Background: an optimization exercise with open tools, aiming at small area and a short achievable clock period. Do not read the settings as production practice. In this exercise RTL edits were held to simulation tests only and were not proved equivalent to the original. Not every run is shown, and edits may drop behaviour that the tests do not exercise.

Figure 1. Wiring by layer (run 1).
Bar = 100 µm. Only two layers are drawn.
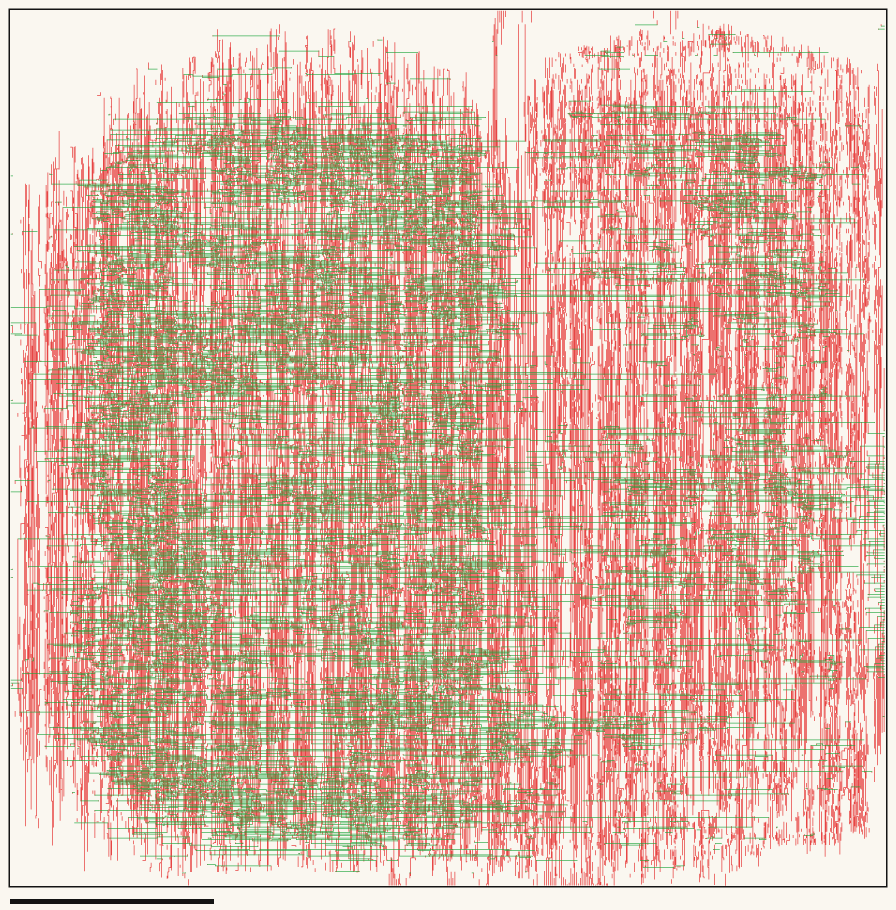
Figure 2. Path with the least slack (run 1).
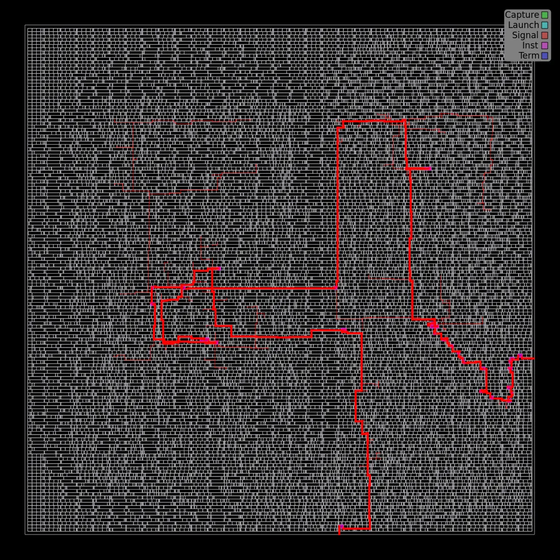
Figure 3. Pin map (run 1).
Bar = 100 µm. Pins as bars across the die edge, other pins in gray.
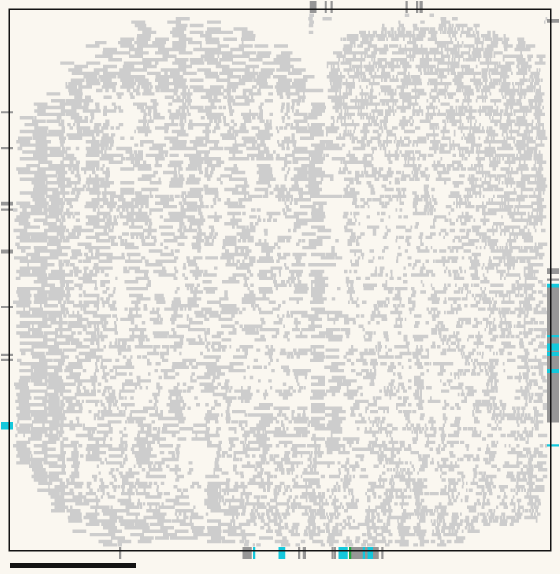
## flow/design.v in outline (module list and top-level ports)
// module multiplier_24: 909 lines
// module alu_15: 45 lines
// module regfile_memory_27: 42 lines
// module beta_cpu_7: 74 lines
module beta_cpu_7 (
    input clk,
    input slowclk,
    input rst,
    input irq,
    input [31:0] instruction,
    input [31:0] mem_data_input,
    output [31:0] ia,
    output [31:0] mem_data_address,
    output [31:0] mem_data_output,
    output wr
  );
  // ...
==> flow/run.sh <==
#!/bin/bash
# synth_recipe.tcl (not shown) runs the flow's synth.tcl, then flattens the netlist and writes it again
# the make line also repeats each setting of config.mk as NAME=value (left out here)
make -C /OpenROAD-flow-scripts/flow DESIGN_CONFIG=/design/flow/config.mk WORK_HOME=/design/flow/orfs CLKGATE_MAP_FILE= SYNTH_SCRIPT=/design/flow/synth_recipe.tcl finish
==> flow/config.mk <==
export PLATFORM = sky130hd
export DESIGN_NAME = beta_cpu_7
export DESIGN_NICKNAME = beta_cpu_7
export VERILOG_FILES = /design/flow/design.v
export SDC_FILE = /design/flow/constraint.sdc
export NUM_CORES = 8
export LEC_CHECK = 0
export CAP_MARGIN = 20
export CORE_MARGIN = 2
export CORE_UTILIZATION = 40
export PLACE_DENSITY = 0.6
export SLEW_MARGIN = 20
==> flow/constraint.sdc <==
create_clock -name core_clock -period 66.0 [get_ports {clk}]
set_input_delay 13.2000 -clock core_clock [delete_from_list [all_inputs] [get_ports {clk}]]
set_output_delay 13.2000 -clock core_clock [all_outputs]
set_load 0.01 [all_outputs]
==> run summary, run 1 <==
Final Skew 0.0970 ns; share of layout cells above drive strength 1 0.128; hpwl dp 314,000 µm; clock slew at reported path FFs 0.06 ns; H-tree levels 3; most frequent cells after synthesis 992 x edfxtp_1, 536 x inv_1, 503 x nor2_1; mux share of post-synthesis cell area 0.0324; Synth Area in Adders 0.150; via density per instance 7.54; largest family of logic cells by synthesized area compound AO/OA/AOI/OAI gates; simple-gate portion of the synthesized area 0.118; worst hold slack 0.520 ns; Port Buf Inserts 162; post-CTS setup buffers 0; Hold Fails Final Rpt 0; Seq cells post-synth 1,023; Sink Count 1,023; Worst Reg2Reg Path Length in Cells 31; Yosys Warn Count 2; CTS-repair resized insts 0; unrepaired setup endpoints after global routing no; core box area 0.181 mm²; Synth area leader edfxtp_1; top area cells in the synthesized netlist edfxtp_1 41%, fa_1 11%, a22oi_1 5.1%, ha_1 3.7%, inv_1 2.8%; Crit. End Element output port; min-delay worst type flop to flop; max_slew headroom 0.134; clock tree buffer depth 3; Slew Viols, Final 0; Iteration-0 DRC Markers 14,900; router iterations before antenna repair 11; Crit Path Class input port to output port; Compound-Gate Fraction of Synth Area 0.195; Mapped Area 0.0726 mm²; chip height 430 µm; Layout area overhead 14.4%; final instance area 0.0830 mm²; Synth Flop Type edfxtp_1; endpoints failing setup 0; Cells after Synth 6,821; CP Max Fanout 25; io pins 165; CP Launch Type input port; achievable frequency 0.0280 GHz; placed inst area 0.0788 mm²; initial antenna violation count 82; Initial Util 0.402; Post-CTS Hold Buffers 0; post-detailed-route count of antenna-violating nets 0; outcome finished clean; CTS buffer count 110; Rows 156; number of enable flip-flop cells after synthesis 992; Die X 430 µm; dpl ws 30.70 ns; Worst Slack Setup Final 30.32 ns
Back to the opening pictures, Figure 1:
layer	color	wire length
M2	red	187 mm
M3	green	72.0 mm
DR WL/cell: 49.3 µm
Global Route Usage Sum: 0.495
vias: 72,000
drt total wl: 470,000 µm

Back to the opening pictures, Figure 2:
post-layout min period: 35.68 ns
non-filler cells, final: 9,541

Back to the opening pictures, Figure 3:
port	color	pins	direction	edge
irq	green	1	input	bottom
instruction	cyan	32	input	16 bottom, 12 right, 4 left
all pins by edge	88 right, 52 bottom, 14 left, 11 top

-- run 1: critical path: cells and delay by family --
kind,cells,cell delay (ns)
AOI/OAI and AO/OA,13,3.26
buffers and inverters,7,3.53
xor gates and xnor gates,1,0.14
adders and majority gates,1,0.30
and+or+nand+nor,7,1.91
-- run 1: cell families (layout without fill, tap and decap cells) --
family / count (synthesis) / after routing
fa+ha+maj: 624 / 624
simple gates: 1751 / 1751
compound gates: 1951 / 1951
other cells: 1 / 102
buf+inv: 1042 / 1291
flops: 1023 / 1023
xor+xnor: 209 / 209
mux: 220 / 220
-- run 1: layer usage --
metal	routed length, µm	vias up
met5	852	-
met4	55300	62
met3	72000	2790
met2	187000	7938
met1	155000	35200
li1	-	26000
-- run 1: stage by stage --
step / cells / util
6_report: 9541 / 0.460
4_1_cts: 9437 / 0.458
5_1_grt: 9464 / 0.459
3_3_place_gp: 9233 / 0.436
2_1_floorplan: 6822 / -
3_5_place_dp: 9234 / 0.437
-- run 1: cell usage in the layout, fill, tap and decap left out, types with 42 or more instances in the layout --
master	instances
edfxtp_1	992
inv_1	536
nand2_1	501
a22oi_1	497
nor2_1	495
fa_1	408
buf_4	366
o21ai_0	333
a21oi_1	219
ha_1	216
xnor2_1	161
clkdlybuf4s50_1	152
mux2i_1	132
nand4_1	125
nand3_1	120
a22o_1	117
clkbuf_16	111
diode_2	100
a221oi_1	93
nor3_1	89
mux2_2	81
o2111ai_1	76
a211oi_1	75
a222oi_1	48
o211ai_1	45
and4_1	42
-- run 1: layout make-up --
class	instances	area, µm²
clock inverters	83	1080
repair buffers	531	4370
fillers	16800	97500
clock buffers	120	2810
multi-input cells	4757	39000
inverters	557	2090
diodes	100	250
flip-flops and latches	1023	30400
well taps	2370	2970
--- run 2: outline of the changes from run 1 ---
flow/design.v: 1070 -> 2843 lines; modules unchanged: 0
  full_adder_31: new, 10 lines
  half_adder: new, 9 lines
  ks_addr: new, 512 lines
  ks_alu: new, 230 lines
  c_aoi222: new, 3 lines
  c_nand4: new, 3 lines
  c_nand3: new, 3 lines
  c_nand2: new, 3 lines
  c_or3: new, 3 lines
  c_or2: new, 3 lines
  c_xnor2: new, 3 lines
  c_nor3: new, 3 lines
  c_nor2: new, 3 lines
  c_xor2: new, 3 lines
  c_inv: new, 3 lines
  c_oai21: new, 3 lines
  c_nor2b: new, 3 lines
  c_nand2b: new, 3 lines
  rf_bit: new, 26 lines
  c_aoi21: new, 3 lines
  c_mux2i: new, 3 lines
  c_nand3b: new, 3 lines
  c_o22ai: new, 3 lines
  dec31: new, 20 lines
  dec31d: new, 20 lines
  mux_4_26: new, 47 lines
  adder_20: new, 39 lines
  shifter: new, 178 lines
  multiplier_24: edited, 909 -> 1441 lines
  alu_15: edited, 45 -> 63 lines
  and 5 more new or edited modules
==> module dec31 as of run 2 <==
module dec31 (input [4:0] r, input en, output [30:0] s);
  wire [4:0] rn;
  wire [3:0] lo_n;
  wire [7:0] hi_n;
  genvar i;
  generate
    for (i = 0; i < 5; i = i + 1) begin : v
      c_inv u (.a(r[i]), .y(rn[i]));
    end
    for (i = 0; i < 4; i = i + 1) begin : l
      c_nand2 u (.a(i & 1 ? r[0] : rn[0]), .b(i & 2 ? r[1] : rn[1]), .y(lo_n[i]));
    end
    for (i = 0; i < 8; i = i + 1) begin : h
      c_nand4 u (.a(i & 1 ? r[2] : rn[2]), .b(i & 2 ? r[3] : rn[3]), .c(i & 4 ? r[4] : rn[4]), .d(en), .y(hi_n[i]));
    end
    for (i = 0; i < 31; i = i + 1) begin : o
      c_nor2 u (.a(lo_n[i % 4]), .b(hi_n[i / 4]), .y(s[i]));
    end
  endgenerate
endmodule
==> module c_mux2i as of run 2 <==
module c_mux2i (input s, input a0, input a1, output y);
  assign y = ~(s ? a1 : a0);
endmodule
==> module c_nor3 as of run 2 <==
module c_nor3 (input a, input b, input c, output y);
  assign y = ~(a | b | c);
endmodule
==> module c_xnor2 as of run 2 <==
module c_xnor2 (input a, input b, output y);
  assign y = ~(a ^ b);
endmodule
==> module c_nor2 as of run 2 <==
module c_nor2 (input a, input b, output y);
  assign y = ~(a | b);
endmodule
==> module c_or3 as of run 2 <==
module c_or3 (input a, input b, input c, output y);
  assign y = a | b | c;
endmodule
==> module c_o22ai as of run 2 <==
module c_o22ai (input a1, input a2, input b1, input b2, output y);
  assign y = ~((a1 | a2) & (b1 | b2));
endmodule
==> module rf_bit as of run 2 <==
module rf_bit #(parameter LEGS = 32, parameter INV = 0) (input [31:0] s, input [31:0] d, output y);
  wire [11:0] t;
  genvar g;
  generate
    for (g = 0; g < 10; g = g + 1) begin : a
      c_aoi222 u (.a0(s[3*g]), .b0(d[3*g]), .a1(s[3*g+1]), .b1(d[3*g+1]), .a2(s[3*g+2]), .b2(d[3*g+2]), .y(t[g]));
    end
  endgenerate
  c_nand2 u30 (.a(s[30]), .b(d[30]), .y(t[10]));
  wire n0, n1, n2;
  c_nand4 u0 (.a(t[0]), .b(t[1]), .c(t[2]), .d(t[3]), .y(n0));
  c_nand4 u1 (.a(t[4]), .b(t[5]), .c(t[6]), .d(t[7]), .y(n1));
  generate
    if (LEGS == 32) begin : l32
      c_nand2 u31 (.a(s[31]), .b(d[31]), .y(t[11]));
      c_nand4 u2 (.a(t[8]), .b(t[9]), .c(t[10]), .d(t[11]), .y(n2));
    end else begin : l31
      c_nand3 u2 (.a(t[8]), .b(t[9]), .c(t[10]), .y(n2));
    end
    if (INV) begin : i
      c_nor3 u3 (.a(n0), .b(n1), .c(n2), .y(y));
    end else begin : p
      c_or3 u3 (.a(n0), .b(n1), .c(n2), .y(y));
    end
  endgenerate
endmodule
==> module pc_ctl as of run 2 <==
module pc_ctl (
    input clk,
    input rst,
    input slowclk,
    input irq,
    input [5:0] op,
    input [4:0] rc,
    input [31:0] rda,
    input pc29,
    output l_jmp,
    output l_tgt,
    output l_inc,
    output l_ill_n,
    output l_irq_n,
    output hold,
    output d29,
    output we,
    output [4:0] wa,
    output wr,
    output sel_pc4,
    output sel_mem,
    output sel_alu
  );
  reg irq_q;
  wire is_ld  = op == 6'h18;
  wire is_st  = op == 6'h19;
  wire is_jmp = op == 6'h1b;
  wire is_beq = op == 6'h1d;
  wire is_bne = op == 6'h1e;
  wire is_ldr = op == 6'h1f;
  wire is_alu = op[5] & ~(op[1] & op[0]);
  wire legal = is_alu | is_ld | is_st | is_jmp | is_beq | is_bne | is_ldr;
  wire irq_take = irq_q & slowclk & ~pc29;
  wire xp = irq_take | ~legal;
  wire z = ~|rda;
  wire taken = (is_beq & z) | (is_bne & ~z);
  wire step = slowclk & ~rst;
  wire go = step & ~xp;
  assign l_jmp = go & is_jmp;
  assign l_tgt = go & ~is_jmp & taken;
  assign l_inc = go & ~is_jmp & ~taken;
  assign l_ill_n = ~(step & ~irq_take & ~legal);
  assign l_irq_n = ~(step & irq_take);
  assign hold = ~slowclk & ~rst;
  assign d29 = rst | (step & xp) | (pc29 & (hold | (go & (~is_jmp | rda[31]))));
  assign we = slowclk & (xp | ~is_st);
  assign wa = xp ? 5'd30 : rc;
  assign wr = is_st & ~rst & ~irq_take;
  assign sel_pc4 = ~rst & (xp | is_jmp | is_beq | is_bne);
  assign sel_mem = ~rst & ~xp & (is_ld | is_ldr);
  assign sel_alu = ~rst & ~xp & is_alu;
  always @(posedge clk) begin
    if (rst) irq_q <= 1'b0;
    else irq_q <= ~irq_take & (irq_q | irq);
  end
endmodule
==> module dec31d as of run 2 <==
module dec31d (input [4:0] r, input dis, output [30:0] s);
  wire [4:0] rn;
  wire [3:0] lo_n;
  wire [7:0] hi_n;
  genvar i;
  generate
    for (i = 0; i < 5; i = i + 1) begin : v
      c_inv u (.a(r[i]), .y(rn[i]));
    end
    for (i = 0; i < 4; i = i + 1) begin : l
      c_nand2 u (.a(i & 1 ? r[0] : rn[0]), .b(i & 2 ? r[1] : rn[1]), .y(lo_n[i]));
    end
    for (i = 0; i < 8; i = i + 1) begin : h
      c_nand3 u (.a(i & 1 ? r[2] : rn[2]), .b(i & 2 ? r[3] : rn[3]), .c(i & 4 ? r[4] : rn[4]), .y(hi_n[i]));
    end
    for (i = 0; i < 31; i = i + 1) begin : o
      c_nor3 u (.a(lo_n[i % 4]), .b(hi_n[i / 4]), .c(dis), .y(s[i]));
    end
  endgenerate
endmodule
==> module c_nand2b as of run 2 <==
module c_nand2b (input a_n, input b, output y);
  assign y = ~(~a_n & b);
endmodule
==> module c_aoi222 as of run 2 <==
module c_aoi222 (input a0, input b0, input a1, input b1, input a2, input b2, output y);
  assign y = ~((a0 & b0) | (a1 & b1) | (a2 & b2));
endmodule
==> module regfile_memory_27 as of run 2 <==
module regfile_memory_27 (
    input clk,
    input [31:0] wdata,
    input [30:0] en,
    input [30:0] hold,
    output [991:0] q
  );
  genvar i;
  generate
    for (i = 0; i < 31; i = i + 1) begin : r
      reg [31:0] x;
      always @(posedge clk) begin
        x <= (wdata & {32{en[i]}}) | (x & {32{hold[i]}});
      end
      assign q[32*i+31:32*i] = x;
    end
  endgenerate
endmodule
==> module pc_unit_17 as of run 2 <==
module pc_unit_17 (
    input clk,
    input rst,
    input slowclk,
    input irq,
    input [31:0] instruction,
    input [31:0] rda,
    output [29:0] pc_q,
    output [31:0] pc4,
    output we,
    output [4:0] wa,
    output wr,
    output sel_pc4,
    output sel_mem,
    output sel_alu
  );
  wire [15:0] lit = instruction[15:0];
  wire l_jmp, l_tgt, l_inc, l_ill_n, l_irq_n, hold, d29;
  wire [29:0] pc;
  assign pc_q = pc;
  pc_ctl ctl (
    .clk(clk), .rst(rst), .slowclk(slowclk), .irq(irq), .op(instruction[31:26]), .rc(instruction[25:21]),
    .rda(rda), .pc29(pc[29]),
    .l_jmp(l_jmp), .l_tgt(l_tgt), .l_inc(l_inc), .l_ill_n(l_ill_n), .l_irq_n(l_irq_n), .hold(hold), .d29(d29),
    .we(we), .wa(wa), .wr(wr), .sel_pc4(sel_pc4), .sel_mem(sel_mem), .sel_alu(sel_alu)
  );
  wire [28:0] inc, tgt;
  wire [29:0] ci, ct;
  assign ci[1] = pc[0];
  c_inv ui0 (.a(pc[0]), .y(inc[0]));
  half_adder ht0 (.a(inc[0]), .b(lit[0]), .s(tgt[0]), .co(ct[1]));
  genvar i;
  generate
    for (i = 1; i < 29; i = i + 1) begin : add
      half_adder hi (.a(pc[i]), .b(ci[i]), .s(inc[i]), .co(ci[i+1]));
      full_adder_31 ft (.a(inc[i]), .b(lit[i < 16 ? i : 15]), .ci(ct[i]), .s(tgt[i]), .co(ct[i+1]));
    end
  endgenerate
  assign pc4 = {pc[29], inc, 2'b00};
  generate
    for (i = 0; i < 29; i = i + 1) begin : r
      reg x;
      wire t, h, d;
      c_aoi222 ul (.a0(l_jmp), .b0(rda[i+2]), .a1(l_tgt), .b1(tgt[i]), .a2(l_inc), .b2(inc[i]), .y(t));
      c_nand2 uh (.a(hold), .b(x), .y(h));
      if (i == 0) begin : k0
        c_nand3 ud (.a(t), .b(h), .c(l_ill_n), .y(d));
      end else if (i == 1) begin : k1
        c_nand3 ud (.a(t), .b(h), .c(l_irq_n), .y(d));
      end else begin : k
        c_nand2 ud (.a(t), .b(h), .y(d));
      end
      always @(posedge clk) x <= d;
      assign pc[i] = x;
    end
  endgenerate
  reg x29;
  always @(posedge clk) x29 <= d29;
  assign pc[29] = x29;
endmodule
==> module c_nand4 as of run 2 <==
module c_nand4 (input a, input b, input c, input d, output y);
  assign y = ~(a & b & c & d);
endmodule
==> module alu_15 as of run 2 <==
module alu_15 (
    input [5:0] op,
    input [15:0] lit,
    input [31:0] a,
    input [31:0] rdb,
    input [31:0] pc4,
    input [31:0] mem,
    input sel_pc4,
    input sel_mem,
    input sel_alu,
    output [31:0] wd
  );
  wire [3:0] fn = op[3:0];
  wire is_mul = ~fn[3] & ~fn[2] & fn[1];
  wire sub = ~fn[3] & (fn[0] | fn[2]);
  wire s_sum = sel_alu & ~fn[3] & ~fn[2];
  wire s_cmp = sel_alu & ~fn[3] & fn[2];
  wire s_bool = sel_alu & fn[3] & ~fn[2];
  wire s_sh = sel_alu & fn[3] & fn[2];
  wire s_ao = s_bool & ~fn[1];
  wire s_ox = s_bool & (fn[0] | fn[1]);
  wire [31:0] sx = {{16{lit[15]}}, lit};
  wire [31:0] b_n, bx, x_n, y_n, a_n2, r0, r1, s, g, p, sh_n;
  genvar i;
  generate
    for (i = 0; i < 32; i = i + 1) begin : bo
      c_mux2i ub (.s(op[4]), .a0(rdb[i]), .a1(sx[i]), .y(b_n[i]));
      c_xnor2 ux (.a(b_n[i]), .b(sub), .y(bx[i]));               
      c_inv ua (.a(a[i]), .y(a_n2[i]));
      c_mux2i um0 (.s(is_mul), .a0(a[i]), .a1(r0[i]), .y(x_n[i]));
      c_mux2i um1 (.s(is_mul), .a0(bx[i]), .a1(r1[i]), .y(y_n[i]));
    end
  endgenerate
  multiplier_24 mul (.a_n(a_n2), .b_n(b_n), .r0(r0), .r1(r1));
  ks_alu add (.x_n(x_n), .y_n(y_n), .cin_n(~sub), .s(s), .g(g), .p(p));
  wire z = ~|s;
  wire v = (a[31] & bx[31] & ~s[31]) | (~a[31] & ~bx[31] & s[31]);
  wire lt = s[31] ^ v;
  wire cmp = fn[1] ? (z | lt) : (fn[0] ? lt : z);
  wire cmp_s = cmp & s_cmp;
  wire [4:0] b5 = ~b_n[4:0];
  wire left = ~fn[1] & ~fn[0];
  wire [4:0] lsel = {s_sh, 4'b1111};
  wire [4:0] sl = {5{left}} & b5 & lsel;
  wire [4:0] sr = {5{~left}} & b5 & lsel;
  wire [4:0] sn = ~b5 & lsel;
  wire fill = fn[1] & a[31];
  shifter shf (.a(a), .sl(sl), .sl_n(~sl), .sr(sr), .sn(sn), .fill(fill), .fill_n(~fill), .y_n(sh_n));
  generate
    for (i = 0; i < 32; i = i + 1) begin : w
      wire t1, nb1, nb2, y4;
      c_aoi222 ut (.a0(pc4[i]), .b0(sel_pc4), .a1(mem[i]), .b1(sel_mem), .a2(s[i]), .b2(s_sum), .y(t1));
      c_nand2 ub1 (.a(g[i]), .b(s_ao), .y(nb1));
      c_nand2 ub2 (.a(p[i]), .b(s_ox), .y(nb2));
      c_nand4 uw (.a(t1), .b(nb1), .c(nb2), .d(sh_n[i]), .y(y4));
      if (i == 0) begin : c
        c_or2 uc (.a(y4), .b(cmp_s), .y(wd[i]));
      end else begin : n
        assign wd[i] = y4;
      end
    end
  endgenerate
endmodule
==> module c_inv as of run 2 <==
module c_inv (input a, output y);
  assign y = ~a;
endmodule
==> module c_nor2b as of run 2 <==
module c_nor2b (input a, input b_n, output y);
  assign y = ~(a | ~b_n);
endmodule
==> module beta_cpu_7 as of run 2 <==
module beta_cpu_7 (
    input clk,
    input slowclk,
    input rst,
    input irq,
    input [31:0] instruction,
    input [31:0] mem_data_input,
    output [31:0] ia,
    output [31:0] mem_data_address,
    output [31:0] mem_data_output,
    output wr
  );
  wire [29:0] pc;
  wire [31:0] pc4, rda, rdb, wd, wdata;
  wire [991:0] q;
  wire [30:0] en, hold;
  wire [4:0] wa;
  wire we, sel_pc4, sel_mem, sel_alu;
  pc_unit_17 ctl (
    .clk(clk), .rst(rst), .slowclk(slowclk), .irq(irq), .instruction(instruction), .rda(rda),
    .pc_q(pc), .pc4(pc4), .we(we), .wa(wa), .wr(wr),
    .sel_pc4(sel_pc4), .sel_mem(sel_mem), .sel_alu(sel_alu)
  );
  assign ia = {pc, 2'b00};
  regfile_unit_16 wctl (.rst(rst), .we(we), .wa(wa), .wd(wd), .wdata(wdata), .en(en), .hold(hold));
  regfile_memory_27 regs (.clk(clk), .wdata(wdata), .en(en), .hold(hold), .q(q));
  adder_20 porta (
    .op(instruction[31:26]), .ra(instruction[20:16]), .lit(instruction[15:0]),
    .alt({1'b0, pc4[30:0]}), .q(q), .rda(rda), .mda(mem_data_address)
  );
  mux_4_26 portb (.op(instruction[31:26]), .rc(instruction[25:21]), .rb(instruction[15:11]), .q(q), .rdb(rdb));
  assign mem_data_output = rdb;
  alu_15 alu (
    .op(instruction[31:26]), .lit(instruction[15:0]), .a(rda), .rdb(rdb),
    .pc4(pc4), .mem(mem_data_input), .sel_pc4(sel_pc4), .sel_mem(sel_mem), .sel_alu(sel_alu),
    .wd(wd)
  );
endmodule
==> module c_nand3 as of run 2 <==
module c_nand3 (input a, input b, input c, output y);
  assign y = ~(a & b & c);
endmodule
==> module adder_20 as of run 2 <==
module adder_20 (
    input [5:0] op,
    input [4:0] ra,
    input [15:0] lit,
    input [31:0] alt,
    input [991:0] q,
    output [31:0] rda,
    output [31:0] mda
  );
  wire n1, n2, is_ldr;
  c_nand3 ul1 (.a(op[2]), .b(op[1]), .c(op[0]), .y(n1));
  c_nand3b ul2 (.a_n(op[5]), .b(op[4]), .c(op[3]), .y(n2));
  c_nor2 ul4 (.a(n1), .b(n2), .y(is_ldr));
  wire [31:0] s;
  dec31d dec (.r(ra), .dis(is_ldr), .s(s[30:0]));
  assign s[31] = is_ldr;
  genvar k, i;
  wire [31:0] rda_n;
  generate
    for (i = 0; i < 32; i = i + 1) begin : b
      wire [31:0] d;
      for (k = 0; k < 31; k = k + 1) begin : l
        assign d[k] = q[32*k+i];
      end
      assign d[31] = alt[i];
      if (i < 2 || i == 31) begin : n31
        rf_bit #(.LEGS(31), .INV(1)) u (.s(s), .d(d), .y(rda_n[i]));
      end else begin : n32
        rf_bit #(.LEGS(32), .INV(1)) u (.s(s), .d(d), .y(rda_n[i]));
      end
      c_inv ui (.a(rda_n[i]), .y(rda[i]));
    end
  endgenerate
  wire [31:0] ab = is_ldr ? {{14{lit[15]}}, lit, 2'b00} : {{16{lit[15]}}, lit};
  wire [31:0] sum;
  ks_addr add (.a_n(rda_n), .b(ab), .b_n(~ab), .s(sum));
  assign mda[30:0] = sum[30:0];
  c_nor2b m31 (.a(is_ldr), .b_n(sum[31]), .y(mda[31]));
endmodule
==> module c_oai21 as of run 2 <==
module c_oai21 (input a1, input a2, input b, output y);
  assign y = ~((a1 | a2) & b);
endmodule
==> module regfile_unit_16 as of run 2 <==
module regfile_unit_16 (
    input rst,
    input we,
    input [4:0] wa,
    input [31:0] wd,
    output [31:0] wdata,
    output [30:0] en,
    output [30:0] hold
  );
  assign wdata = wd;
  wire [30:0] sel;
  wire rst_n;
  c_inv ur (.a(rst), .y(rst_n));
  dec31 dec (.r(wa), .en(we), .s(sel));
  genvar i;
  generate
    for (i = 0; i < 31; i = i + 1) begin : w
      c_or2 ue (.a(sel[i]), .b(rst), .y(en[i]));
      c_nor2 uh (.a(sel[i]), .b(rst), .y(hold[i]));
    end
  endgenerate
endmodule
==> module c_or2 as of run 2 <==
module c_or2 (input a, input b, output y);
  assign y = a | b;
endmodule
==> module c_aoi21 as of run 2 <==
module c_aoi21 (input a1, input a2, input b, output y);
  assign y = ~((a1 & a2) | b);
endmodule
==> module half_adder as of run 2 <==
module half_adder (
    input a,
    input b,
    output s,
    output co
  );
  assign s = a ^ b;
  assign co = a & b;
endmodule
==> module full_adder_31 as of run 2 <==
module full_adder_31 (
    input a,
    input b,
    input ci,
    output s,
    output co
  );
  assign s = a ^ b ^ ci;
  assign co = (a & b) | (a & ci) | (b & ci);
endmodule
==> module c_nand2 as of run 2 <==
module c_nand2 (input a, input b, output y);
  assign y = ~(a & b);
endmodule
==> module c_nand3b as of run 2 <==
module c_nand3b (input a_n, input b, input c, output y);
  assign y = ~(~a_n & b & c);
endmodule
==> module c_xor2 as of run 2 <==
module c_xor2 (input a, input b, output y);
  assign y = a ^ b;
endmodule
==> flow/flow/run.sh (new file) <==
#!/bin/bash
# Layout flow: the standard flow (standard.sh, unchanged synthesis) with two changes:
#  - every input and output port gets a sky130_fd_sc_hd__buf_2 as its port buffer
#    (BUFFER_PORTS_ARGS) instead of the default clkdlybuf4s50_1;
#  - the setup repair after clock tree synthesis aims at a setup slack of SETUP_MARGIN ns
#    (SETUP_SLACK_MARGIN for the cts step only), so that it sizes and buffers the paths from
#    the inputs to mem_data_address, which set the period this design achieves.
# The clock period and all constraints stay the design's. Each step's full output goes to a
# log file in the work folder.
set -euo pipefail
cd "$(dirname "$0")/.."
SETUP_MARGIN=35
export BUFFER_PORTS_ARGS="-buffer_cell sky130_fd_sc_hd__buf_2"
bash standard.sh synth > log_1_synth.txt 2>&1
bash standard.sh floorplan place > log_2_place.txt 2>&1
SETUP_SLACK_MARGIN=$SETUP_MARGIN bash standard.sh cts > log_3_cts.txt 2>&1
bash standard.sh > log_4_route_finish.txt 2>&1
==> flow/standard.sh (new file) <==
#!/bin/bash
# synth_recipe.tcl (not shown) runs the flow's synth.tcl, then flattens the netlist and writes it again
# the make line also repeats each setting of config.mk as NAME=value (left out here)
make -C /OpenROAD-flow-scripts/flow DESIGN_CONFIG=/design/flow/config.mk WORK_HOME=/design/flow/orfs CLKGATE_MAP_FILE= SYNTH_SCRIPT=/design/flow/synth_recipe.tcl "${@:-finish}"
--- a/flow/config.mk
+++ b/flow/config.mk
@@ -8,5 +8,9 @@
 export CAP_MARGIN = 20
 export CORE_MARGIN = 2
-export CORE_UTILIZATION = 40
-export PLACE_DENSITY = 0.6
+export CORE_UTILIZATION = 65
+export CTS_BUF_LIST = sky130_fd_sc_hd__clkbuf_16
+export CTS_CLUSTER_DIAMETER = 80
+export CTS_CLUSTER_SIZE = 25
+export PLACE_DENSITY = 0.8
 export SLEW_MARGIN = 20
+export SYNTH_HIERARCHICAL = 1
removed: flow/run.sh
Figure 4. Where the registers sit (run 2).
Bar = 100 µm. Other sequential cells in the stronger gray, the rest of the logic in the fainter gray.
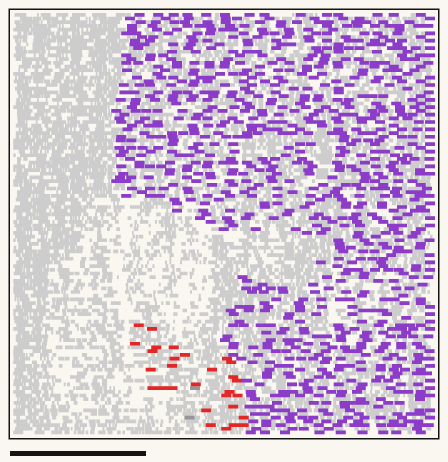
netlist name	color	placed flops
ctl.r.x	red	29
regs.r.x	purple	992
Seq/total area: 0.308

Figure 5. Wires at chosen ports, followed through buffers (run 2).
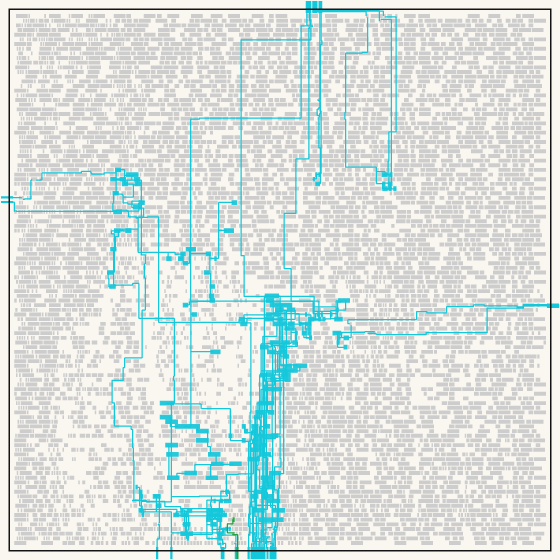
port	color	bits	direction	edge	end cells	wire
instruction	cyan	32	input	20 bottom, 8 top, 2 left, 2 right	199	6,590 µm
irq	green	1	input	bottom	1	26.9 µm
Port Buf Inserts: 162
io pins: 165

==> run 2 against run 1 <==
Net effect: first-iteration DRC count increased by 25%; non-clock buffer count decreased by 135; sequential cell count unchanged; design area decreased by 20%; critical endpoint is now mem_data_address[31].
==> run summary, run 2 <==
Register Area 0.0205 mm²; clock slew at reported path FFs 0.10 ns; CP Launch Type input port; Initial Util 0.653; Crit Path Class input port to output port; Critical Path, Cell by Cell buf_2 > nand3_2 > nor2_4 > buf_12 > buf_12 > nor3_4 > buf_4 > a222oi_1 > nand4_1 > nor3_2 > xnor2_1 > nand2_1 > nor2_1 > nand2_1 > o21ai_1 > a21oi_2 > xnor2_1 > nor2b_4 > buf_2; Cells after Synth 5,980; Worst Reg2Reg Path Length in Cells 48; most frequent cells in the layout 1,023 x dfxtp_1, 946 x a22o_1, 861 x a222oi_1; chip height 315 µm; worst path bufs/invs 5; Mapped Area 0.0629 mm²; Iteration-0 DRC Markers 18,600; dpl ws 33.57 ns; outcome finished clean; unrepaired setup endpoints after global routing no; leading cell type in the layout, fill and taps excluded dfxtp_1; Post-CTS Hold Buffers 0; hpwl dp 192,000 µm; Layout fillers 7,387; H-tree levels 2; Sink Count 1,023; min-delay worst type flop to flop; Yosys Warn Count 9; Die X 315 µm; via density per instance 8.67; post-detailed-route count of antenna-violating nets 0; Slew Viols, Final 0; Crit. End Element output port; Levels on crit path 19; CP top delay family simple AND/OR/NAND/NOR gates; initial antenna violation count 23; Rows 114; Layout area overhead 5.78%; Hold Fails Final Rpt 0; endpoints failing setup 0; Final Skew 0.0629 ns; area of the multi-input gates 0.0399 mm²; CP Max Fanout 32; latest clock arrival within the worst-skew pair 0.71 ns; core box area 0.0963 mm²; critical path's largest stage delay 0.88 ns; achievable frequency 0.0316 GHz; clock tree buffer depth 3; share of layout cells above drive strength 1 0.137
Figure 6. Wiring by layer (run 2).
Bar = 100 µm. Only two layers are drawn.
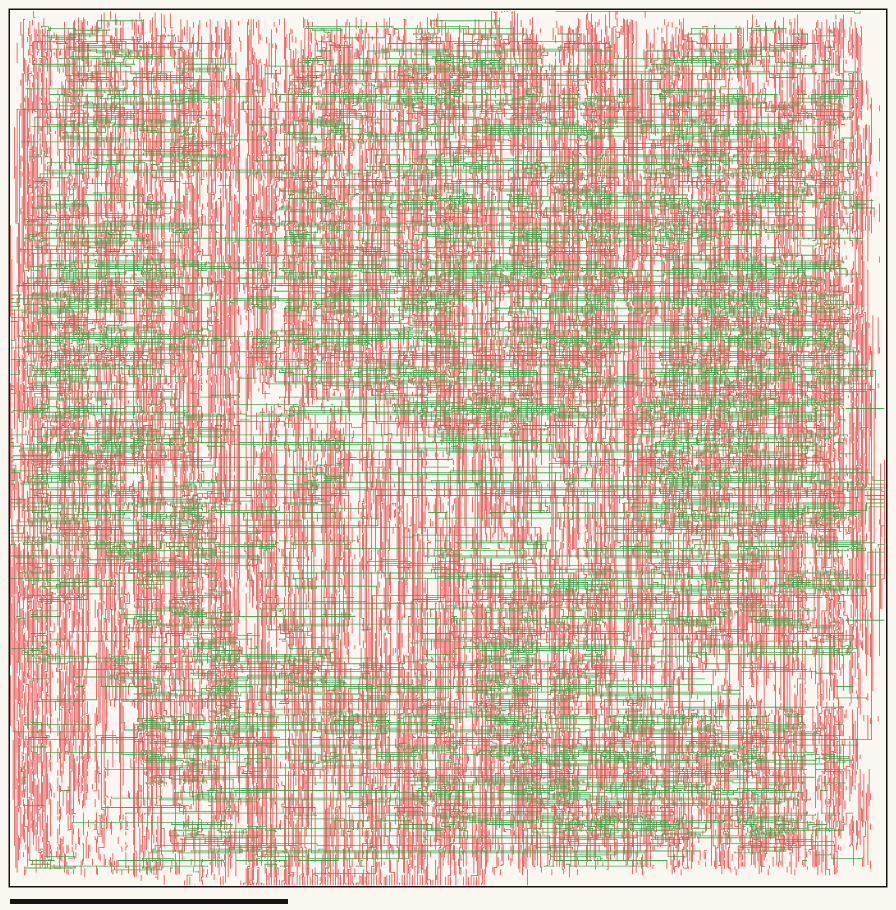
layer	color	wire length
M2	red	115 mm
M3	green	53.8 mm
vias: 63,100
DR WL/cell: 40.4 µm
drt total wl: 294,000 µm
Global Route Usage Sum: 0.571

Figure 7. Path with the least slack (run 2).
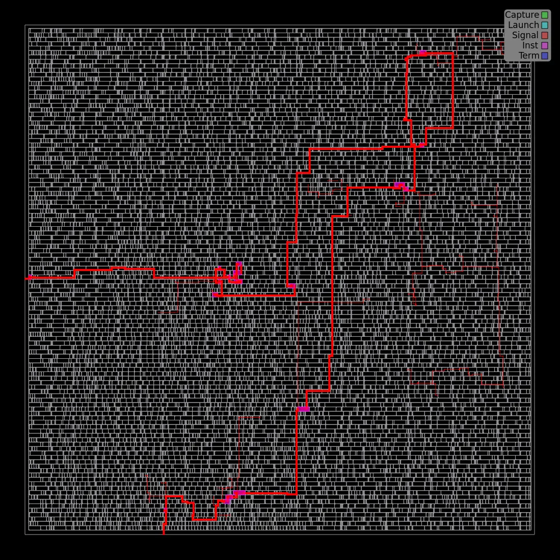
Fin Setup TNS: 0 ns
post-layout min period: 31.60 ns
Worst Slack Setup Final: 34.40 ns
Core Util, Final: 0.691
non-filler cells, final: 7,279

## run 2: area by class of cell
class,instances,area share
Antenna cell,20,0.000753
Clock buffer,49,0.0184
Clock inverter,7,0.00173
Inverter,113,0.00638
Multi-Input combinational cell,4395,0.599
Sequential cell,1023,0.308
Tap cell,1276,0.0240
Timing Repair Buffer,396,0.0413
## run 2: layer usage
| metal | wire length [µm] | track usage |
|---|---|---|
| met1 | 91300 | 0.663 |
| met2 | 115000 | 0.785 |
| met3 | 53800 | 0.276 |
| met4 | 33600 | 0.478 |
| met5 | 276 | 0.0208 |
## run 2: stage by stage
| stage | hold WS (ns) | area [µm²] | cells |
|---|---|---|---|
| floorplan | 0.436 | 62900 | 5982 |
| global placement | 0.448 | 64300 | 7162 |
| detailed placement | 0.456 | 64300 | 7163 |
| CTS | 0.472 | 66300 | 7251 |
| global route | 0.490 | 66400 | 7263 |
| finish | 0.471 | 66500 | 7279 |
## run 2: tightest hold or removal path: stages, from the launching register on
cell and delay, ns:
dfxtp_1 0.34, nand2_1 0.06, nand2_1 0.04
## run 2: timing repair
item	4_1_cts	5_1_grt
resized for setup	58	0
buffers inserted	30	0
endpoints found under the setup margin	30	0
--- run 3: outline of the changes from run 2 ---
flow/design.v: 2843 -> 3880 lines; modules unchanged: 30
  ks_addr: edited, 512 -> 512 lines
  dec31p: new, 20 lines
  adder_20: edited, 39 -> 39 lines
  multiplier_24: edited, 1441 -> 2478 lines
  alu_15: edited, 63 -> 63 lines
  removed: dec31d
==> module adder_20 as of run 3 <==
module adder_20 (
    input [5:0] op,
    input [4:0] ra,
    input [15:0] lit,
    input [31:0] alt,
    input [991:0] q,
    output [31:0] rda,
    output [31:0] mda
  );
  wire n1, n2, is_ldr;
  c_nand3 ul1 (.a(op[2]), .b(op[1]), .c(op[0]), .y(n1));
  c_nand3b ul2 (.a_n(op[5]), .b(op[4]), .c(op[3]), .y(n2));
  c_nor2 ul4 (.a(n1), .b(n2), .y(is_ldr));
  wire [31:0] s;
  dec31p dec (.r(ra), .s(s[30:0]));
  assign s[31] = 1'b0;
  wire [31:0] rr_n, ra_v, rda_n;
  genvar k, i;
  generate
    for (i = 0; i < 32; i = i + 1) begin : b
      wire [31:0] d;
      for (k = 0; k < 31; k = k + 1) begin : l
        assign d[k] = q[32*k+i];
      end
      assign d[31] = 1'b0;
      wire alt_n;
      rf_bit #(.LEGS(31), .INV(1)) u (.s(s), .d(d), .y(rr_n[i]));
      c_inv ua (.a(alt[i]), .y(alt_n));
      c_mux2i um (.s(is_ldr), .a0(rr_n[i]), .a1(alt_n), .y(ra_v[i]));
      c_inv ui (.a(ra_v[i]), .y(rda_n[i]));
      c_inv uo (.a(rda_n[i]), .y(rda[i]));
    end
  endgenerate
  wire [31:0] ab = is_ldr ? {{14{lit[15]}}, lit, 2'b00} : {{16{lit[15]}}, lit};
  wire [31:0] sum;
  ks_addr add (.a(ra_v), .b(ab), .s(sum));
  assign mda[30:0] = sum[30:0];
  c_nor2b m31 (.a(is_ldr), .b_n(sum[31]), .y(mda[31]));
endmodule
==> module alu_15 as of run 3 <==
module alu_15 (
    input [5:0] op,
    input [15:0] lit,
    input [31:0] a,
    input [31:0] rdb,
    input [31:0] pc4,
    input [31:0] mem,
    input sel_pc4,
    input sel_mem,
    input sel_alu,
    output [31:0] wd
  );
  wire [3:0] fn = op[3:0];
  wire is_mul = ~fn[3] & ~fn[2] & fn[1];
  wire sub = ~fn[3] & (fn[0] | fn[2]);
  wire s_sum = sel_alu & ~fn[3] & ~fn[2];
  wire s_cmp = sel_alu & ~fn[3] & fn[2];
  wire s_bool = sel_alu & fn[3] & ~fn[2];
  wire s_sh = sel_alu & fn[3] & fn[2];
  wire s_ao = s_bool & ~fn[1];
  wire s_ox = s_bool & (fn[0] | fn[1]);
  wire [31:0] sx = {{16{lit[15]}}, lit};
  wire [31:0] b_n, bx, x_n, y_n, a_n2, r0, r1, s, g, p, sh_n;
  genvar i;
  generate
    for (i = 0; i < 32; i = i + 1) begin : bo
      c_mux2i ub (.s(op[4]), .a0(rdb[i]), .a1(sx[i]), .y(b_n[i]));
      c_xnor2 ux (.a(b_n[i]), .b(sub), .y(bx[i]));               
      c_inv ua (.a(a[i]), .y(a_n2[i]));
      c_mux2i um0 (.s(is_mul), .a0(a[i]), .a1(r0[i]), .y(x_n[i]));
      c_mux2i um1 (.s(is_mul), .a0(bx[i]), .a1(r1[i]), .y(y_n[i]));
    end
  endgenerate
  multiplier_24 mul (.a(a), .a_n(a_n2), .b_n(b_n), .r0(r0), .r1(r1));
  ks_alu add (.x_n(x_n), .y_n(y_n), .cin_n(~sub), .s(s), .g(g), .p(p));
  wire z = ~|s;
  wire v = (a[31] & bx[31] & ~s[31]) | (~a[31] & ~bx[31] & s[31]);
  wire lt = s[31] ^ v;
  wire cmp = fn[1] ? (z | lt) : (fn[0] ? lt : z);
  wire cmp_s = cmp & s_cmp;
  wire [4:0] b5 = ~b_n[4:0];
  wire left = ~fn[1] & ~fn[0];
  wire [4:0] lsel = {s_sh, 4'b1111};
  wire [4:0] sl = {5{left}} & b5 & lsel;
  wire [4:0] sr = {5{~left}} & b5 & lsel;
  wire [4:0] sn = ~b5 & lsel;
  wire fill = fn[1] & a[31];
  shifter shf (.a(a), .sl(sl), .sl_n(~sl), .sr(sr), .sn(sn), .fill(fill), .fill_n(~fill), .y_n(sh_n));
  generate
    for (i = 0; i < 32; i = i + 1) begin : w
      wire t1, nb1, nb2, y4;
      c_aoi222 ut (.a0(pc4[i]), .b0(sel_pc4), .a1(mem[i]), .b1(sel_mem), .a2(s[i]), .b2(s_sum), .y(t1));
      c_nand2 ub1 (.a(g[i]), .b(s_ao), .y(nb1));
      c_nand2 ub2 (.a(p[i]), .b(s_ox), .y(nb2));
      c_nand4 uw (.a(t1), .b(nb1), .c(nb2), .d(sh_n[i]), .y(y4));
      if (i == 0) begin : c
        c_or2 uc (.a(y4), .b(cmp_s), .y(wd[i]));
      end else begin : n
        assign wd[i] = y4;
      end
    end
  endgenerate
endmodule
==> module dec31p as of run 3 <==
module dec31p (input [4:0] r, output [30:0] s);
  wire [4:0] rn;
  wire [3:0] lo_n;
  wire [7:0] hi_n;
  genvar i;
  generate
    for (i = 0; i < 5; i = i + 1) begin : v
      c_inv u (.a(r[i]), .y(rn[i]));
    end
    for (i = 0; i < 4; i = i + 1) begin : l
      c_nand2 u (.a(i & 1 ? r[0] : rn[0]), .b(i & 2 ? r[1] : rn[1]), .y(lo_n[i]));
    end
    for (i = 0; i < 8; i = i + 1) begin : h
      c_nand3 u (.a(i & 1 ? r[2] : rn[2]), .b(i & 2 ? r[3] : rn[3]), .c(i & 4 ? r[4] : rn[4]), .y(hi_n[i]));
    end
    for (i = 0; i < 31; i = i + 1) begin : o
      c_nor2 u (.a(lo_n[i % 4]), .b(hi_n[i / 4]), .y(s[i]));
    end
  endgenerate
endmodule
==> flow/flow/run.sh (replaced) <==
#!/bin/bash
# Layout flow: the standard flow (standard.sh, unchanged synthesis) with two changes:
#  - every input and output port gets a sky130_fd_sc_hd__buf_2 as its port buffer
#    (BUFFER_PORTS_ARGS) instead of the default clkdlybuf4s50_1;
#  - the setup repairs after clock tree synthesis and after global routing aim at a setup
#    slack of CTS_MARGIN / GRT_MARGIN ns (SETUP_SLACK_MARGIN for those steps only), so that
#    they size and buffer the paths from the inputs to mem_data_address, which set the
#    period this design achieves.
# The clock period and all constraints stay the design's. Each step's full output goes to a
# log file in the work folder.
set -euo pipefail
cd "$(dirname "$0")/.."
CTS_MARGIN=35.5
GRT_MARGIN=35.3
export BUFFER_PORTS_ARGS="-buffer_cell sky130_fd_sc_hd__buf_2"
bash standard.sh synth > log_1_synth.txt 2>&1
bash standard.sh floorplan place > log_2_place.txt 2>&1
SETUP_SLACK_MARGIN=$CTS_MARGIN bash standard.sh cts > log_3_cts.txt 2>&1
SETUP_SLACK_MARGIN=$GRT_MARGIN bash standard.sh grt > log_4_grt.txt 2>&1
bash standard.sh > log_5_route_finish.txt 2>&1
Figure 8. Wiring by layer (run 3).
Bar = 100 µm. Only two layers are drawn.
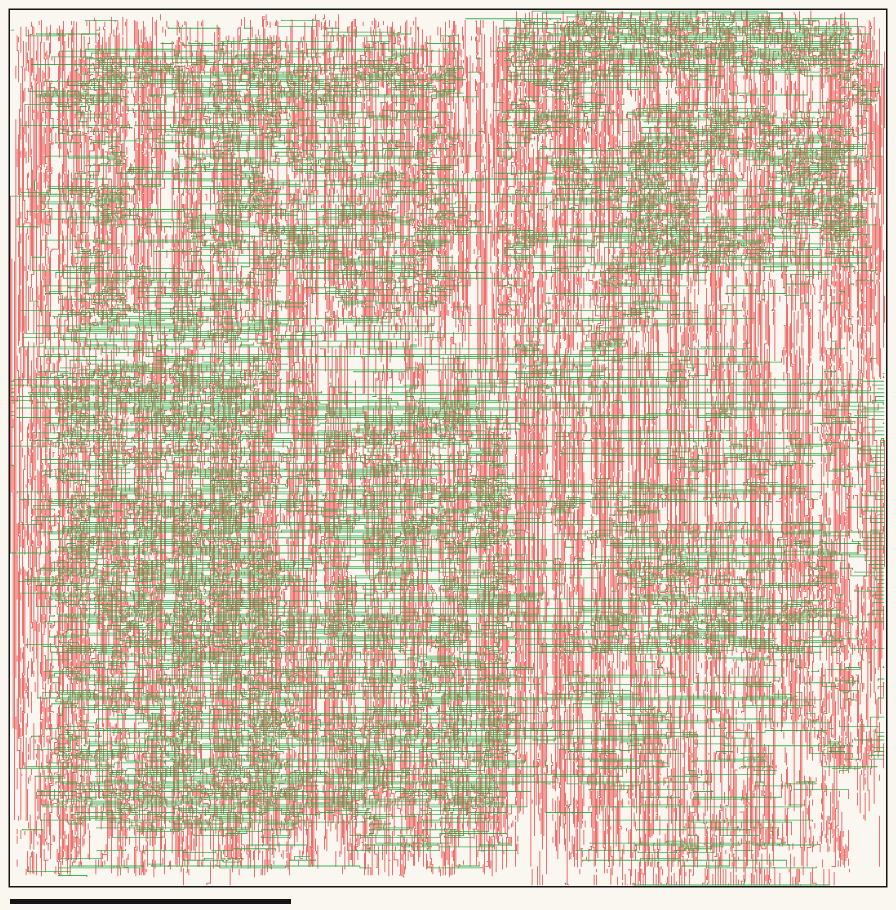
layer	color	wire length
M2	red	114 mm
M3	green	54.1 mm
DR WL/cell: 39.3 µm
Global Route Usage Sum: 0.569
drt total wl: 293,000 µm
vias: 66,000

Figure 9. Where the registers sit (run 3).
Bar = 100 µm. Other sequential cells in the stronger gray, the rest of the logic in the fainter gray.
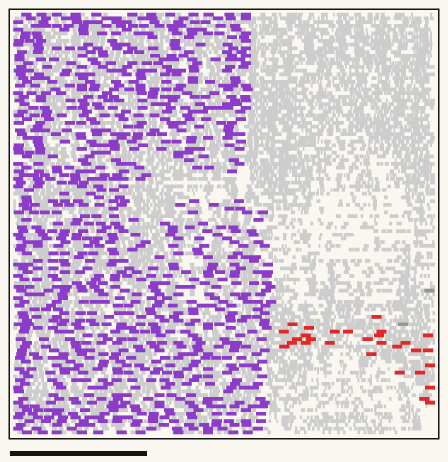
netlist name	color	placed flops
regs.r.x	purple	992
ctl.r.x	red	29

==> run 3 against run 2 <==
Net effect: non-clock buffer count is 6 lower; wire length is 0.29% lower; register-to-register slack better by 1.3 ns; area after synthesis is 1.8% lower; critical path depth is 1 lower; clock-buffer cell count is 3 higher; via count is 4.6% higher; synthesized cell count is 2.9% higher; core utilization is 0.27 points higher; clock skew hardly changed; die area is 1.8% lower; critical path type unchanged; largest cell class unchanged.
==> run summary, run 3 <==
Sink Count 1,023; min-delay worst type flop to flop; Least-Margin Pin Slew 1.33 ns; Rows 113; router iterations before antenna repair 22; latest clock arrival within the worst-skew pair 0.75 ns; unrepaired setup endpoints after global routing yes; via density per instance 8.85; core box area 0.0946 mm²; Worst Reg2Reg Path Length in Cells 52; outcome finished clean; leading cell type in the layout, fill and taps excluded a222oi_1; Final Skew 0.0633 ns; Slew Viols, Final 0; share of layout cells above drive strength 1 0.139; CP Max Fanout 32; initial antenna violation count 42; achievable frequency 0.0323 GHz; H-tree levels 2; Yosys Warn Count 9; post-detailed-route count of antenna-violating nets 0; hpwl dp 186,000 µm; hold depth 2; Mapped Area 0.0617 mm²; Port Buf Inserts 162; CTS buffer count 51; max reg flops 992; worst hold slack 0.458 ns; Iteration-0 DRC Markers 23,100; CTS root buf clkbuf_16; endpoints failing setup 0; clock slew at reported path FFs 0.07 ns; Cells after Synth 6,154; FF-to-FF setup slack 52.11 ns; Crit Path Class input port to output port; Critical Path, Cell by Cell buf_2 > inv_1 > nand2_4 > nor2_2 > buf_6 > a222oi_1 > nand4_1 > nor3_4 > mux2i_2 > xnor2_1 > nor2_1 > nand2_1 > nor2_1 > nand2_1 > o21ai_2 > xnor2_1 > nor2b_4 > buf_2; Fin Setup TNS 0 ns; Crit-path slowest cell nor3_4; CP Launch Type input port; Crit. End Element output port; Core Util, Final 0.693; clock tree buffer depth 3; Synth Area per Inst 10.0 µm²; max_slew headroom 0.112; Hold Fails Final Rpt 0; critical path's largest stage delay 0.65 ns; Initial Util 0.653; most frequent cells in the layout 1,133 x a222oi_1, 1,023 x dfxtp_1, 946 x a22o_1; io pins 165
Figure 10. Pin map (run 3).
Bar = 100 µm. Pins as bars across the die edge, other pins in gray.
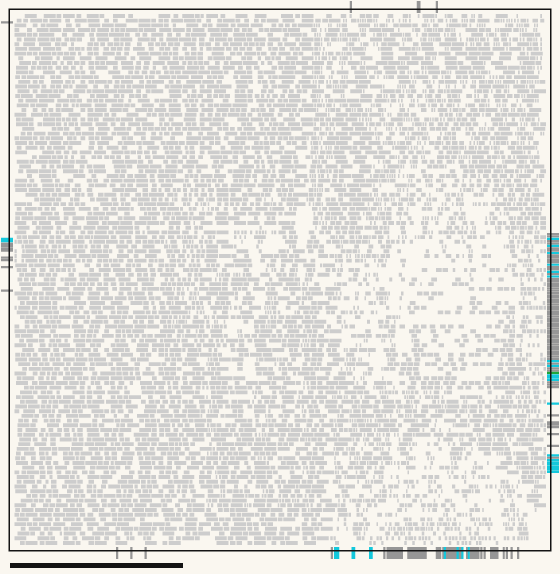
port	color	pins	direction	edge
instruction	cyan	32	input	19 right, 11 bottom, 2 left
irq	green	1	input	right
all pins by edge	81 right, 69 bottom, 11 left, 4 top
Die X: 312 µm
chip height: 312 µm

Figure 11. Path with the least slack (run 3).
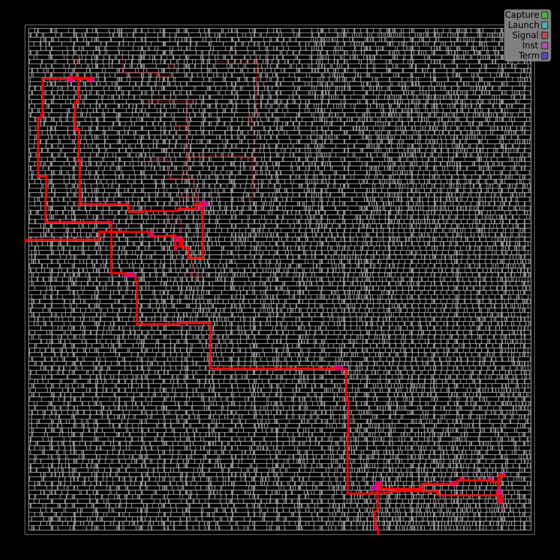
Worst Slack Setup Final: 35.06 ns
non-filler cells, final: 7,460
post-layout min period: 30.94 ns

run 3: worst max-delay path: cells and delay by family:
kind	cells	cell delay, ns
xor gates and xnor gates	2	0.41
and+or+nand+nor	9	2.41
muxes	1	0.34
AOI/OAI and AO/OA	2	0.68
buffers and inverters	4	0.67
run 3: final cells by class:
class,count,area (µm²)
Multi-Input combinational cell,4430,38300
Fill cell,7324,29000
Sequential cell,1023,20500
Timing Repair Buffer,390,2640
Tap cell,1265,1580
Clock buffer,52,1300
Inverter,256,961
Clock inverter,14,210
Antenna cell,30,75.1
run 3: what timing repair did:
item                                    CTS  global route
hold buffers                              0             0
endpoints found under the hold margin     0             0
gates cloned                              1             0
pin swaps                                31            20
gates resized for setup                  62            30
endpoints found under the setup margin   24            31
setup buffers                             2             2
run 3: routing by layer:
layer	track usage	routed length [µm]
met5	0.0406	516
met4	0.437	32100
met3	0.267	54100
met2	0.785	114000
met1	0.680	93000
run 3: stage by stage:
stage                     std cells  instance area, µm²
after floorplan                6157               61700
after global placement         7354               63300
after detailed placement       7356               63300
after CTS                      7425               65200
after global routing           7437               65500
final                          7460               65600

re-timing with driven ports:
The results above use ideal ports. As a check the final layouts listed here were re-extracted and re-timed, cells and wires unchanged.
Step 1, drivers: a clkbuf_16 drives clk and a buf_2 each remaining input, both assumed.
Step 2 also shifts input and output timing later by t, the mid clock arrival at the registers, as if the neighbouring blocks saw the same clock.
Slacks: ideal ports / drivers / drivers and shift; pairs: ideal ports / drivers.
run	t (ns)	setup WS [ns]	worst setup path after step 2	latest minus earliest clock arrival (ns)	slew at the worst register clock pin (ns)
run 1	0.875	30.323 / 30.299 / 30.299	input to output	0.097 / 0.097	0.07 / 0.07
run 2	0.738	34.403 / 34.368 / 34.368	input to output	0.063 / 0.063	0.11 / 0.11
run 3	0.800	35.056 / 34.859 / 34.859	input to output	0.063 / 0.063	0.11 / 0.11
After both steps every run listed still meets setup and hold. The setup slack of run 3, which loses most, moves by -0.197 ns with the drivers and by -0.197 ns with both steps.
